Source: an optimization exercise on an open RTL-to-GDS flow (aim: small area, a short achievable clock period and few clock cycles). Production flows keep margins and buffers that such runs may drop. In this exercise RTL edits were held to simulation tests only and were not proved equivalent to the original.

[config.mk]
export PLATFORM = sky130hd
export DESIGN_NAME = arc4
export DESIGN_NICKNAME = arc4
export VERILOG_FILES = /design/flow/design.v
export SDC_FILE = /design/flow/constraint.sdc
export NUM_CORES = 4
export LEC_CHECK = 0
export CAP_MARGIN = 20
export CORE_MARGIN = 2
export CORE_UTILIZATION = 40
export SLEW_MARGIN = 20
[constraint.sdc]
create_clock -name core_clock -period 10.0 [get_ports {clk}]
set_input_delay 2.0000 -clock core_clock [delete_from_list [all_inputs] [get_ports {clk}]]
set_output_delay 2.0000 -clock core_clock [all_outputs]
set_load 0.01 [all_outputs]
[design.v]
module s_mem (
	input  [7:0] address,
	input        clock,
	input  [7:0] data,
	input        wren,
	output [7:0] q);
	reg [7:0] mem [0:255];
	reg [7:0] addr_q;
	always @(posedge clock) begin
		if (wren) mem[address] <= data;
		addr_q <= address;
	end
	assign q = mem[addr_q];
endmodule
module init(input logic clk, input logic rst_n,
            input logic en, output logic rdy,
            output logic [7:0] addr, output logic [7:0] wrdata, output logic wren);
reg [1:0] current_state;
always_ff@(posedge clk or negedge rst_n) begin
	if(~rst_n) begin
		{rdy, wren, addr, wrdata, current_state} <= {1'b1, 1'b0, 8'd0, 8'd0, 2'd1};
	end else begin
	case(current_state) 
		2'd1 : begin
					{rdy, wren, addr, wrdata} <= {1'b1, 1'b0, 8'd0, 8'd0};
					if (en) begin
						{rdy, wren, addr, wrdata} <= {1'b0, 1'b1, 8'd0, 8'd0};
						current_state <= 2'd2;
					end else begin
						current_state <= 2'd1;
					end
					end
		2'd2 : begin	
				if (addr == 8'b11111111) begin	
					current_state <= 2'd3;
				end else begin	
					{rdy, wren, addr, wrdata} <= {1'b0, 1'b1, addr + 8'd1, addr + 8'd1};
					current_state <= 2'd2;
				end
				end
		2'd3 : begin	
				{rdy, wren, addr, wrdata} <= {1'b1, 1'b0, 8'd0, 8'd0};
				current_state <= 2'd3;
				end
		default : current_state <= 2'd3;
	endcase
	end
end
endmodule
module ksa(input logic clk, input logic rst_n,
           input logic en, output logic rdy,
           input logic [23:0] key,
           output logic [7:0] addr, input logic [7:0] rddata, output logic [7:0] wrdata, output logic wren);
    logic [2:0] current_state;
    logic [7:0] j, k, m;
    logic [8:0] i;
    reg [7:0] vali;
    always_ff@(posedge clk or negedge rst_n) begin
        if(~rst_n) begin
            {rdy, addr, wrdata, wren} <= {1'b1, 8'd0, 8'd0, 1'b0};
            current_state <= 3'd1;
            i <= 9'd0;
            j <= 8'd0;
            k <= 8'd0;
	    m <= 8'd0;
            vali <= 8'd0;
        end else begin
            case(current_state)
            3'd1 : begin  
                     if (en) begin
                        {rdy, addr, wrdata, wren} <= {1'b0, i, 8'd0, 1'b0};
                        current_state <= 3'd2;
                        k <= k + 8'd1;
                     end else begin
                        current_state <= 3'd1;
                     end
                    end
            3'd2 : begin
		      vali <= 8'd1;
			{rdy, addr, wrdata, wren} <= {1'b0, i, 8'd0, 1'b0};
                      if ( i < 9'd256) begin
                        {rdy, addr, wrdata, wren} <= {1'b0, i, 8'd0, 1'b0};
			m <= i % 3;
                        if(k < 8'd2) begin
                            {rdy, addr, wrdata, wren} <= {1'b0, i, 8'd0, 1'b0};
                            current_state <= 3'd2;
                            k <= k + 8'd1;
                        end else begin
                            vali <= rddata;
                            k <= 8'd0;
			    if (m == 8'd0) begin
                            	j <= (j + rddata + key[23:16]) % 256;
			    end else if (m == 8'd1) begin
				j <= (j + rddata + key[15:8]) % 256;
			    end else begin
				j <= (j + rddata + key[7:0]) % 256;
			    end
                            current_state <= 3'd3;
                        end
                      end else begin
                        current_state <= 3'd5;
                      end
                      end
            3'd3 : begin
                      if (k < 8'd2) begin   
                        {rdy, addr, wrdata, wren} <= {1'b0, j, 8'd0, 1'b0};
                        current_state <= 3'd3;
                        k <= k + 8'd1;
                      end else begin
                        current_state <= 3'd4;
                        k <= 8'd0;
                      end
                      end
	    3'd4 : begin
			{rdy, addr, wrdata, wren} <= {1'b0, i, rddata, 1'b1};
			current_state <= 3'd6;
			end
            3'd6 : begin 
                      {rdy, addr, wrdata, wren} <= {1'b0, j, vali, 1'b1};
                      i <= i + 9'd1;
                      k <= 8'd0;
                      current_state <= 3'd2;
                      end
            3'd5 : begin 
                    {rdy, addr, wrdata, wren} <= {1'b1, 8'd0, 8'd0, 1'b0};
                    current_state <= 3'd5;
                    end
            default : current_state <= 3'd5;
            endcase
        end
    end
endmodule
module prga(input logic clk, input logic rst_n,
            input logic en, output logic rdy,
            input logic [23:0] key,
            output logic [7:0] s_addr, input logic [7:0] s_rddata, output logic [7:0] s_wrdata, output logic s_wren,
            output logic [7:0] ct_addr, input logic [7:0] ct_rddata,
            output logic [7:0] pt_addr, input logic [7:0] pt_rddata, output logic [7:0] pt_wrdata, output logic pt_wren);
    logic [3:0] current_state;
	logic [7:0] length, i, j, k, si, sj, padk, ctk, pause;
    always_ff@(posedge clk or negedge rst_n) begin
        if(~rst_n) begin
            current_state <= 4'd2;
            i <= 8'd0;
            j <= 8'd0;
            k <= 8'd0;
	        {length, i, j, k, si, sj, padk, ctk, pause} <= {9{8'd0}};
            {rdy, s_addr, s_wrdata, s_wren, ct_addr, pt_addr, pt_wrdata, pt_wren} <= {1'b1, 8'd0, 8'd0, 1'b0, 8'd0, 8'd0, 8'd0, 1'b0};
        end else begin
            case(current_state)
            4'd2 : begin 
                     if (en) begin
                        rdy <= 1'b0;
                        current_state <= 4'd3;
                        {s_addr, s_wrdata, s_wren, ct_addr, pt_addr, pt_wrdata, pt_wren} <= {8'd0, 8'd0, 1'b0, 8'd0, 8'd0, 8'd0, 1'b0};
                     end else begin
                        current_state <= 4'd2;
                     end
                    end
            4'd3 : begin  
                     if (pause < 8'd2) begin
                        pause <= pause + 8'd1;
                        current_state <= 4'd3;
                     end else begin
                        pause <= 8'd0;
                        length <= ct_rddata;
                        current_state <= 4'd4;
                     end 
                    end
            4'd4 : begin  
                      {length, i, j, k, si, sj, padk, ctk, pause} <= {length, i, j, k, si, sj, padk, ctk, 8'd0};
                      if (k < (length)) begin
                        current_state <= 4'd5;
                        i <= (i+8'd1) % 256;
                      end else begin
                        current_state <= 4'd9;
                      end
                     end
            4'd5 : begin  
                      {s_addr, s_wrdata, s_wren, ct_addr, pt_addr, pt_wrdata, pt_wren} <= {i, 8'd0, 1'b0, 8'd0, 8'd0, 8'd0, 1'b0};
                       if (pause < 8'd2) begin
                            current_state <= 4'd5;
                            {length, i, j, k, si, sj, padk, ctk, pause} <= {length, i, j, k, si, sj, padk, ctk, 8'd1 + pause};
                       end else begin
                            j <= ((j + s_rddata) % 256);
                            {length, i, k, si, sj, padk, ctk, pause} <= {length, i, k, s_rddata, sj, padk, ctk, 8'd0};
                            current_state <= 4'd6;
                       end
                        end
            4'd6 : begin 
                        {s_addr, s_wrdata, s_wren, ct_addr, pt_addr, pt_wrdata, pt_wren} <= {j, 8'd0, 1'b0, 8'd0, 8'd0, 8'd0, 1'b0};
                       if (pause < 8'd2) begin
                            current_state <= 4'd6;
                            {length, i, j, k, si, sj, padk, ctk, pause} <= {length, i, j, k, si, sj, padk, ctk, pause + 8'd1};
                       end else begin
                            {length, i, j, k, si, sj, padk, ctk, pause} <= {length, i, j, k, si, s_rddata, padk, ctk, 8'd0};
                            {s_addr, s_wrdata, s_wren, ct_addr, pt_addr, pt_wrdata, pt_wren} <= {j, si, 1'b1, 8'd0, 8'd0, 8'd0, 1'b0};
                            current_state <= 4'd7;
                       end
                        end
            4'd7 : begin
                      {length, i, j, k, si, sj, padk, ctk, pause} <= {length, i, j, k, si, sj, padk, ctk, 8'd0};
                      {s_addr, s_wrdata, s_wren, ct_addr, pt_addr, pt_wrdata, pt_wren} <= {i, sj, 1'b1, 8'd0, 8'd0, 8'd0, 1'b0};
                       current_state <= 4'd8;
                    end
            4'd8 : begin
                      s_addr <= ((si + sj) % 256);
                      {s_wrdata, s_wren, ct_addr, pt_addr, pt_wrdata, pt_wren} <= {8'd0, 1'b0, 8'd0, 8'd0, 8'd0, 1'b0};
                      if (pause < 8'd2) begin
                          current_state <= 4'd8;
                          {length, i, j, k, si, sj, padk, ctk, pause} <= {length, i, j, k, si, sj, padk, ctk, pause + 8'd1};
                      end else begin
                          {length, i, j, k, si, sj, padk, ctk, pause} <= {length, i, j, k, si, sj, s_rddata, ctk, 8'd0};
                          {s_addr, s_wrdata, s_wren, ct_addr, pt_addr, pt_wrdata, pt_wren} <= {k, 8'd0, 1'b0, k + 8'd1, 8'd0, 8'd0, 1'b0};
                           current_state <= 4'd10;
                      end
                    end
            4'd10 : begin 
                      {s_addr, s_wrdata, s_wren, ct_addr, pt_addr, pt_wrdata, pt_wren} <= {k, 8'd0, 1'b0, k + 8'd1, 8'd0, 8'd0, 1'b0};
                        if (pause < 8'd2) begin
                          current_state <= 4'd10;
                          {length, i, j, k, si, sj, padk, ctk, pause} <= {length, i, j, k, si, sj, padk, ctk, pause + 8'd1};
                      end else begin
                          {length, i, j, k, si, sj, padk, ctk, pause} <= {length, i, j, k, si, sj, padk, ct_rddata, 8'd0};
                           current_state <= 4'd11;
                      end
                    end
            4'd11 : begin
                      {length, i, j, k, si, sj, padk, ctk, pause} <= {length, i, j, k, si, sj, padk, ctk, 8'd0};
                      {s_addr, s_wrdata, s_wren, ct_addr, pt_addr, pt_wren} <= {8'd0, 8'd0, 1'b0, 8'd0, k + 8'd1, 1'b1};
                      pt_wrdata <= padk ^ ctk;
                      current_state <= 4'd12;
                    end
            4'd12 : begin
                      {s_addr, s_wrdata, s_wren, ct_addr, pt_addr, pt_wrdata, pt_wren} <= {8'd0, 8'd0, 1'b0, 8'd0, k, pt_wrdata , 1'b0};
                      {length, i, j, k, si, sj, padk, ctk, pause} <= {length, i, j, k + 8'd1, si, sj, padk, ctk, 8'd0};
                      current_state <= 4'd4;
                    end
            4'd9 : begin
                    {length, i, j, k, si, sj, padk, ctk, pause} <= {length, i, j, k, si, sj, padk, ctk, 8'd0};
                    {s_addr, s_wrdata, s_wren, ct_addr, pt_addr, pt_wrdata, pt_wren} <= {8'd0, 8'd0, 1'b0, 8'd0, 8'd0, length , 1'b1};
                    current_state <= 4'd13;
                    end
	    4'd13 : begin
		     {length, i, j, k, si, sj, padk, ctk, pause} <= {length, i, j, k, si, sj, padk, ctk, 8'd0};
                     {s_addr, s_wrdata, s_wren, ct_addr, pt_addr, pt_wrdata, pt_wren} <= {8'd0, 8'd0, 1'b0, 8'd0, 8'd0, 8'd0 , 1'b0};
                     rdy <= 1'b1;
                     current_state <= 4'd13;
		     end
            default : current_state <= 4'd13;
            endcase
        end
    end
endmodule
module arc4(input logic clk, input logic rst_n,
            input logic en, output logic rdy,
            input logic [23:0] key,
            output logic [7:0] ct_addr, input logic [7:0] ct_rddata,
            output logic [7:0] pt_addr, input logic [7:0] pt_rddata, output logic [7:0] pt_wrdata, output logic pt_wren);
    logic [3:0] current_state;
    reg [7:0] sm_addr, sm_rdata, sm_wrdata;  
    reg[7:0] init_addr, init_wrdata;  
    reg [7:0] ksa_addr, ksa_rdata; 
    wire [7:0] ksa_wrdata;
    reg [7:0] prga_addr, prga_rdata, prga_wrdata;  
    reg sm_wren, en_init, rdy_init, init_wren, en_ksa, rdy_ksa, ksa_wren, en_prga, rdy_prga, prga_wren;
    logic [2:0] flag;
assign ksa_rdata = sm_rdata;
   s_mem s(.address(sm_addr), .clock(clk), .data(sm_wrdata), .wren(sm_wren), .q(sm_rdata));
    init i(.clk(clk), .rst_n(rst_n),.en(en_init), .rdy(rdy_init), .addr(init_addr), .wrdata(init_wrdata), .wren(init_wren));
    ksa k(.clk(clk), .rst_n(rst_n), .en(en_ksa), .rdy(rdy_ksa), .key(key), .addr(ksa_addr), .rddata(sm_rdata), .wrdata(ksa_wrdata), .wren(ksa_wren));
    prga p(.clk(clk), .rst_n(rst_n), .en(en_prga), .rdy(rdy_prga),
	   .key(key), .s_addr(prga_addr), .s_rddata(sm_rdata), .s_wrdata(prga_wrdata), .s_wren(prga_wren),
            .ct_addr(ct_addr), .ct_rddata(ct_rddata), .pt_addr(pt_addr),
	    .pt_rddata(pt_rddata), .pt_wrdata(pt_wrdata), .pt_wren(pt_wren));
    always@(posedge clk or negedge rst_n)begin
        if(~rst_n) begin
		{en_init, en_ksa, en_prga} <= {1'b1,1'b0,1'b0};
		rdy <= 1'b1;
                current_state <= 4'd2; 
		flag <= 3'd0;
        end else begin
                case(current_state)
                4'd2: begin
                        rdy <= 1'b1;
			flag <= 3'd0;
                        if(en) begin
				flag <= 3'd0;
                                rdy <= 1'b0;
                                current_state <= 4'd3;
				{en_init, en_ksa, en_prga} <= {1'b0,1'b0,1'b0};
			end
                        else begin 
			current_state <= 4'd2;
               			 end
			end
		4'd3: begin
			en_init <= 1'b0;
			flag <= 3'd0;
                        if(rdy_init) begin  
				current_state <= 4'd4;
                                {en_init, en_ksa, en_prga} <= {1'b0,1'b1,1'b0};
				flag <= 3'd1;
                        end else begin
                                current_state <= 4'd3;
                        end
                end
                4'd4: begin
				en_ksa <= 1'b0;
				current_state <= 4'd8;
				flag <= 3'd1;
				end
		4'd8: 	begin
				en_ksa <= 1'b0;
				flag <= 3'd2;
				if(rdy_ksa) begin
                                	current_state <= 4'd5;
					flag <= 3'd3;
                                	{en_init, en_ksa, en_prga} <= {1'b0,1'b0,1'b1};
				end
            			else current_state <= 4'd8;
                		end
		4'd5: begin
				en_prga <= 1'b0;
				flag <= 3'd4;
				current_state <= 4'd9;
			    end
                4'd9: begin
			en_prga <= 1'b0;
			flag <= 3'd4;
                        if(rdy_prga) begin
                                current_state <= 4'd6;
				flag <= 3'd5;
                                {en_init, en_ksa, en_prga} <= {1'b0,1'b0,1'b0};
                        end else begin
				current_state <= 4'd5;
			end
                end
                4'd6: begin
			flag <= 3'd6;
                        current_state <= 4'd6;
                        {en_init, en_ksa, en_prga} <= {1'b0,1'b0,1'b0};
			rdy <= 1;
                end
                default: current_state <= 4'd6;
                endcase
        end
        end
always_comb begin
	case(flag)
	3'd0: begin
		{sm_wrdata} ={init_wrdata};
		{sm_wren, sm_addr} = {init_wren,init_addr};
		end
	3'd1: begin
		{sm_wrdata} = {ksa_wrdata};
		{sm_wren, sm_addr} = {ksa_wren, ksa_addr};
		end
	3'd2: begin
		{sm_wrdata} = {ksa_wrdata};
		{sm_wren, sm_addr} = {ksa_wren, ksa_addr};
		end
	3'd3: begin
		{sm_wrdata} ={prga_wrdata};
		{sm_wren, sm_addr} = {prga_wren, prga_addr};
	       end
	3'd4: begin
		{sm_wrdata} ={prga_wrdata};
		{sm_wren, sm_addr} = {prga_wren, prga_addr};
	      end
	3'd5: begin
		{sm_wrdata} ={8'd0};
                {sm_wren, sm_addr} = {1'b0, 8'd0};
	     end
	3'd6: begin
		{sm_wrdata} ={8'd0};
              	{sm_wren, sm_addr} = {1'b0, 8'd0};
		end
	default: begin
		{sm_wrdata} = {8'd0};
                {sm_wren, sm_addr} = {1'b0, 8'd0};
		end
	endcase
end
endmodule
[run.sh]
#!/bin/bash
# synth_recipe.tcl (not shown) runs the flow's synth.tcl, then flattens the netlist and writes it again
# the make line also repeats each setting of config.mk as NAME=value (left out here)
make -C /OpenROAD-flow-scripts/flow DESIGN_CONFIG=/design/flow/config.mk WORK_HOME=/design/flow/orfs CLKGATE_MAP_FILE= SYNTH_SCRIPT=/design/flow/synth_recipe.tcl finish
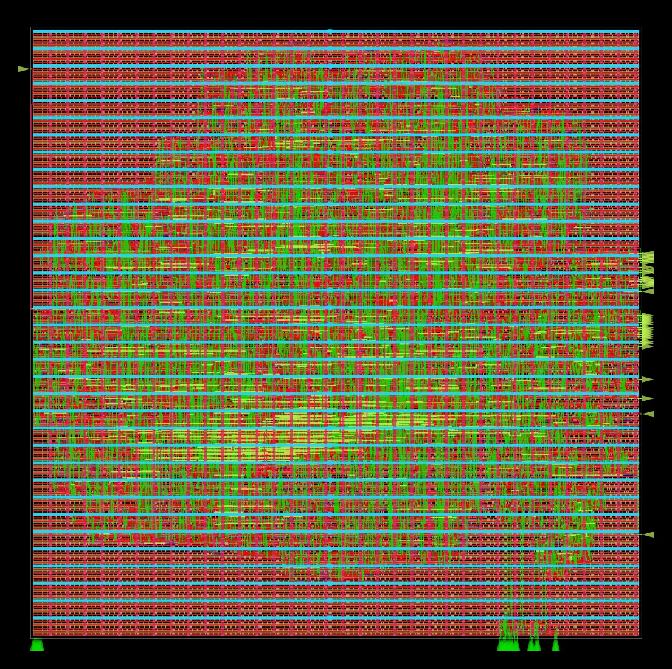
*Final layout*
post-route standard cell area excluding fillers: 103000 µm²
Die Span X: 482 µm

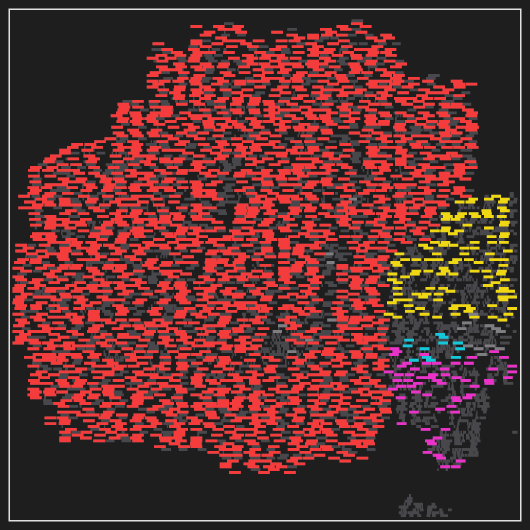
*Hierarchy map of the flops*
legend:
  p:
    color: yellow
    flops: 119
    where: right middle
  s:
    color: red
    flops: 2048
    where: widely spread
  i:
    color: cyan
    flops: 12
  k:
    color: magenta
    flops: 62
    where: bottom right

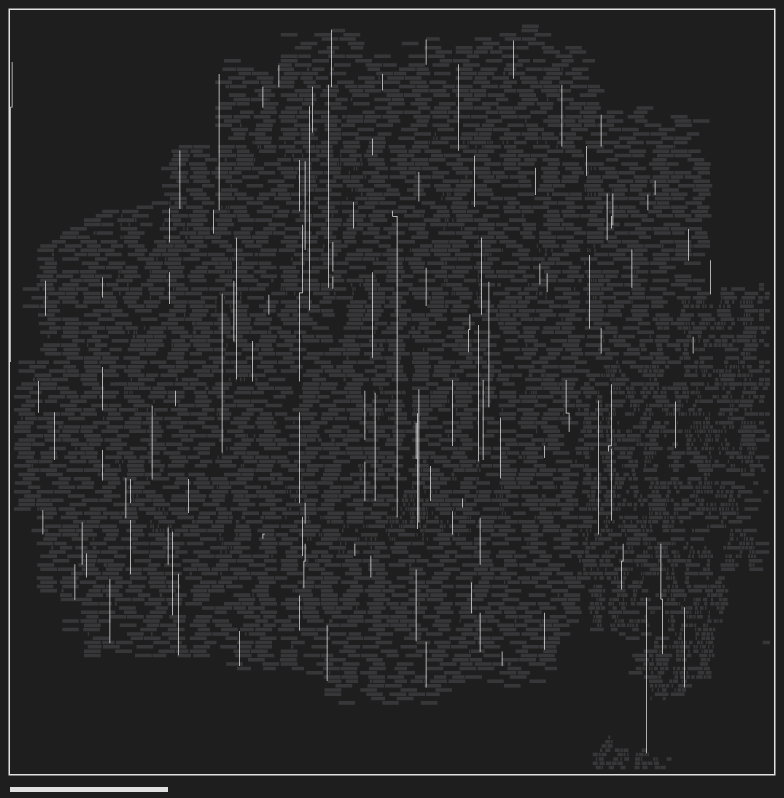
*M4 wires*
The bar under the picture is 100 µm long. Cells faint in the background.
wire length on this layer: 4110 µm
share of all routed wire: 1.9%
main direction: vertical

==> flow_metrics.tcl <==
set metrics [dict create \
    timing.final.setup_violations 0 \
    grt_pass1_wl_um 312000 \
    critical_path.endpoint "k.j[7]" \
    grt.met2_usage_pct 29.3 \
    rr_worst_depth 18 \
    grt_most_used_layer "met2" \
    post_cts.resized_instances 0 \
    seq_area_frac_synth_pct 73.0 \
    min_path_type "reg -> reg" \
    synth_top_cells_by_count "2048 x edfxtp_1, 680 x mux4_2, 362 x nor2_1, 195 x dfrtp_1, 172 x nand2_1" \
    synth_flop_cell "edfxtp_1" \
    firstDrtPassIters 6 \
    effective_utilization_at_floorplan_pct 40.2 \
    numClockSinks 2260 \
    worst-path-buf-inv 1 \
    grtUsageTotal_pct 18.2 \
    post-route-worst-setup-slack_ps 3380 \
    floorplan.core_area_um2 227000 \
    gpl_wtd_cong 0.804 \
    cts-root-buf "clkbuf_16" \
    htreeDepth 4 \
    route.antenna.remaining_nets 0 \
    postCtsSetupBuffers 0 \
    final_core_util_pct 45.3 \
    post-dp-hpwl_um 130000 \
    reg2reg_to "k.j[7]" \
    crit_top_cell "mux4_2" \
    die_area_um2 232000 \
    core.rowCount 175 \
    post_synth_num_cell_types 84 \
    timing.setup.tns_ps 0 \
    synth-compound-area-share_pct 2.96 \
    main_combinational_cell_family_by_area_after_synthesis "multiplexers" \
    synth_area_um2 91400 \
    synth_top_area_share_pct 67.3 \
    drv.max_cap_violation_count 0 \
    timing.final.max_slew_violations 0 \
    post_synthesis_share_of_cell_area_spent_on_xor_and_xnor_gates_pct 0.728 \
    clock_path_buffers 3 \
    post_synthesis_net_count 4672 \
    clock_latency_ps 870 \
    numPortBuffers 60 \
    worstMarginPinSlew_ps 1100 \
    critPathTopFamily "multiplexers" \
    critical_path_class "reg -> reg" \
    detailedPlace.worstSlack_ps 3290 \
    grt_max_degree 205 \
    routed_wire_length_per_instance_um 26.9 \
    cp_cell_sequence "buf_4 > mux4_2 > mux4_2 > mux4_2 > mux4_2 > ha_1 > fa_1 > ha_1 > a21o_1 > a21oi_1 > o21bai_1 > a21oi_1 > o21bai_1 > a21oi_1 > xnor2_1 > xnor2_1 > nand2_1 > xnor2_1" \
    fin_hold_ws_ps 481 \
    first_global_vias 45400 \
    antenna_found_initial 7 \
    layout-drive-gt1-share_pct 24.0 \
    grt_remaining_overflow 0 \
    arrival_time_worst_endpoint_ps 7330 \
    yosys-top-cells-area "edfxtp_1 67%, mux4_2 17%, dfrtp_1 5.3%" \
    worst_setup_path_start_kind "flop" \
    worstSetupPathDepth 18 \
    timing_hold_violations_final 0 \
    final_period_minus_worst_setup_slack_ps 6620 \
    clk_transition_reported_paths_ps 60 \
    synthCells 4575 \
    cts_hold_buf 0 \
    yosys.cell_count.top_type "edfxtp_1" \
    asyncSetResetFlopFracSynth_pct 9.03 \
    design.final.nets 4775 \
    io_pins 69 \
    drcViolationCount 0 \
    ys_ff_latch 2260 \
    crit_required_ps 10710 \
    ff2ff_setup_slack_ps 3380 \
    period_share_pct 66.2 \
    status "complete, no violations" \
    route.vias.total 44500 \
    critical_path.slowest_cell "dfxtp_4" \
    synth.largest_area_cell "edfxtp_1" \
    endpoint_kind "flop" \
    basic_gate_share_of_the_synthesized_area_counting_and_or_nand_and_nor_cells_pct 3.38 \
    worst_slew_margin_rel_pct 26.3 \
    drt-vias-per-instance 5.65 \
    synth.yosys.warnings 6 \
    grtUsageMet3_pct 3.42 \
    critical_path_peak_fanout 26 \
    fin_worst_skew_ps 63.9 \
    syn2layout_area_growth_pct 12.6 \
    muxShareOfSynthArea_pct 17.6 \
    grt.met1_usage_pct 25.9 \
    rsz0062_at_grt "no" \
    maxClockFrequency_mhz 151 \
    synth_adder_area_share_pct 0.772 \
    dr.first_iter.drc_count 4848 \
    hold_path_startpoint "p.ct_addr[4]" \
    route.final.wire_length_um 212000 \
    cts_buffers 221 \
    synth-edff-count 2048 \
    worst_path_largest_cell_delay_ps 790 \
    tritoncts "built" \
    per_instance_average_area_after_synthesis_um2 20.0 \
]
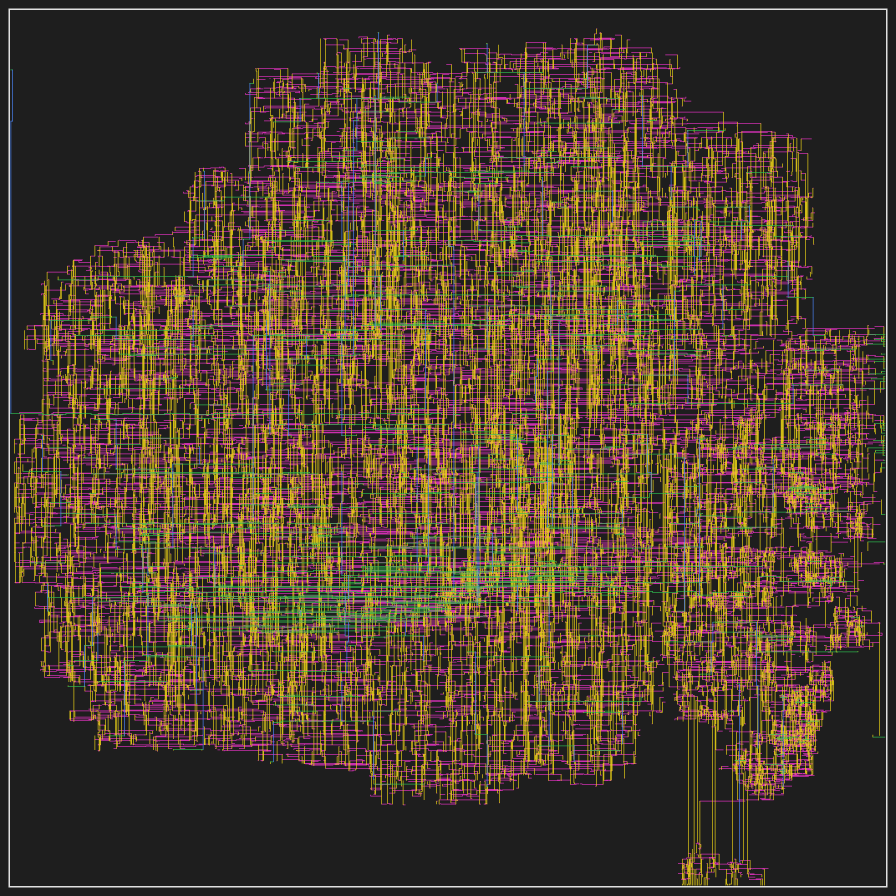
*Metal layers overlaid*
legend:
  met3:
    color: green
    wire_length: 14000 µm
  met4:
    color: blue
    wire_length: 4110 µm
  met1:
    color: magenta
    wire_length: 90.8 mm
  met2:
    color: yellow
    wire_length: 103 mm

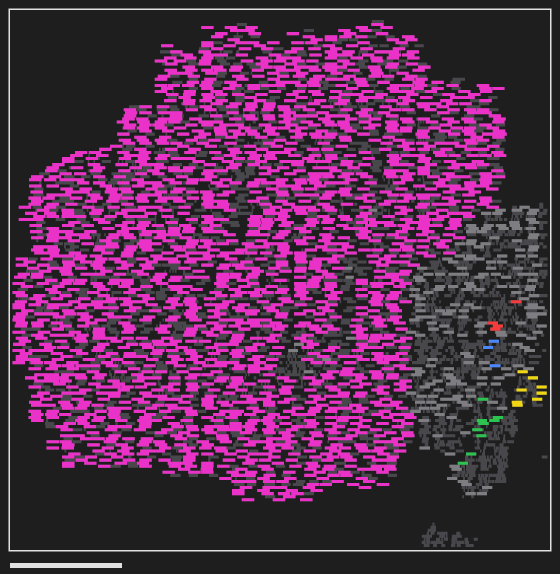
*Where the registers sit*
The bar under the picture is 100 µm long.
legend:
  k.i:
    color: green
    flops: 9
    where: bottom right
  s.mem:
    color: magenta
    flops: 2048
    where: widely spread
  k.k:
    color: yellow
    flops: 8
  flag:
    color: blue
    flops: 3
  p.current_state:
    color: red
    flops: 4
    where: right middle

==> how the worst min path moves through the flow <==
stage                         to  cells after the start
floorplan                en_init                      2
global route             en_init                      2
global placement          k.k[7]                      1
finish              p.ct_addr[4]                      2
detailed placement        k.j[7]                      1
CTS                       k.j[7]                      1
==> metal layers <==
layer / wire, µm / vias to the layer above / part of all wire (%)
met1: 90800 / 23900 / 43
met4: 4110 / 0 / 1.9
li1: - / 19000 / -
met5: 0 / - / 0
met2: 103000 / 1382 / 49
met3: 14000 / 271 / 6.6
==> state kept, by name (all words and copies together) (netlist names), 8 cells and up, named ones only <==
signal       flops
p.pt_addr        8
p.s_wrdata       8
k.wrdata         8
p.j              8
p.ct_addr        8
p.k              8
k.vali           8
p.sj             8
p.i              8
p.si             8
p.padk           8
k.i              9
k.addr           8
k.k              8
p.s_addr         8
p.pause          8
k.m              8
s.mem         2048
p.length         8
k.j              8
i.wrdata         8
p.ctk            8
p.pt_wrdata      8
==> placed cells by master, fill, tap and decap left out, types with 10 or more instances in the layout <==
cell and count:
o21bai_1 12, nor2_1 359, mux2i_1 38, nand2b_1 17, mux2_2 39, bufinv_16 25
inv_1 60, clkbuf_16 223, and2_1 11, dfrtp_1 194, a222oi_1 15, clkbuf_1 43
buf_12 19, nor2b_1 22, nor3_1 17, buf_4 58, mux4_2 680, xnor2_1 42
a31oi_1 15, edfxtp_1 2048, clkinv_2 41, o21ai_0 94, a22oi_1 28, a211oi_1 37
a21o_1 23, clkdlybuf4s50_1 59, nand3_1 51, and3_1 10, ha_1 50, clkinv_1 54
xor2_1 34, nand2_1 172, a21oi_1 70
==> cell type report <==
type,instances,area [µm²]
diodes,3,7.51
clock buffers,267,5760
clock inverters,141,1550
fillers,19100,124000
inverters,60,225
multi-input cells,1993,23400
flip-flops and latches,2260,66800
well taps,3009,3760
repair buffers,142,1490
==> kinds of logic after synthesis <==
| kind of cell | count (synthesis) |
|---|---|
| flops | 2260 |
| mux | 757 |
| simple gates | 709 |
| compound gates | 397 |
| buf+inv | 322 |
| xor+xnor | 76 |
| fa+ha+maj | 54 |
==> per-stage QoR <==
step	instances	instance area (µm²)
after floorplan	4575	91400
final	7875	103000
after global routing	7873	103000
after CTS	7870	103000
after detailed placement	7462	95600
after global placement	7461	95600

## what the ideal ports hide
The flow's constraints put no driver on any port. The routed layout listed below was extracted and timed again, unchanged, in two steps.
Step 1 (the two cells are an assumption about what drives the block):
set clk [get_ports {clk}]
set_driving_cell -lib_cell sky130_fd_sc_hd__clkbuf_16 $clk
set_driving_cell -lib_cell sky130_fd_sc_hd__buf_2 [delete_from_list [all_inputs] $clk]
Step 2 times the ports against the registers' clock, not the clock port: input delays grow and output delays shrink by t, the midpoint of the rising clock arrivals with the driver on.
Three values: ideal, step 1, step 2; two values: the first two.
t, ns: 0.922
setup WS [ns]: 3.383 / 3.383 / 3.383
pins driven straight from the clock port: 1
After both steps this run still meets setup and hold. For this run, drivers alone change the setup slack by 0.000 ns; drivers and shift together by 0.000 ns.
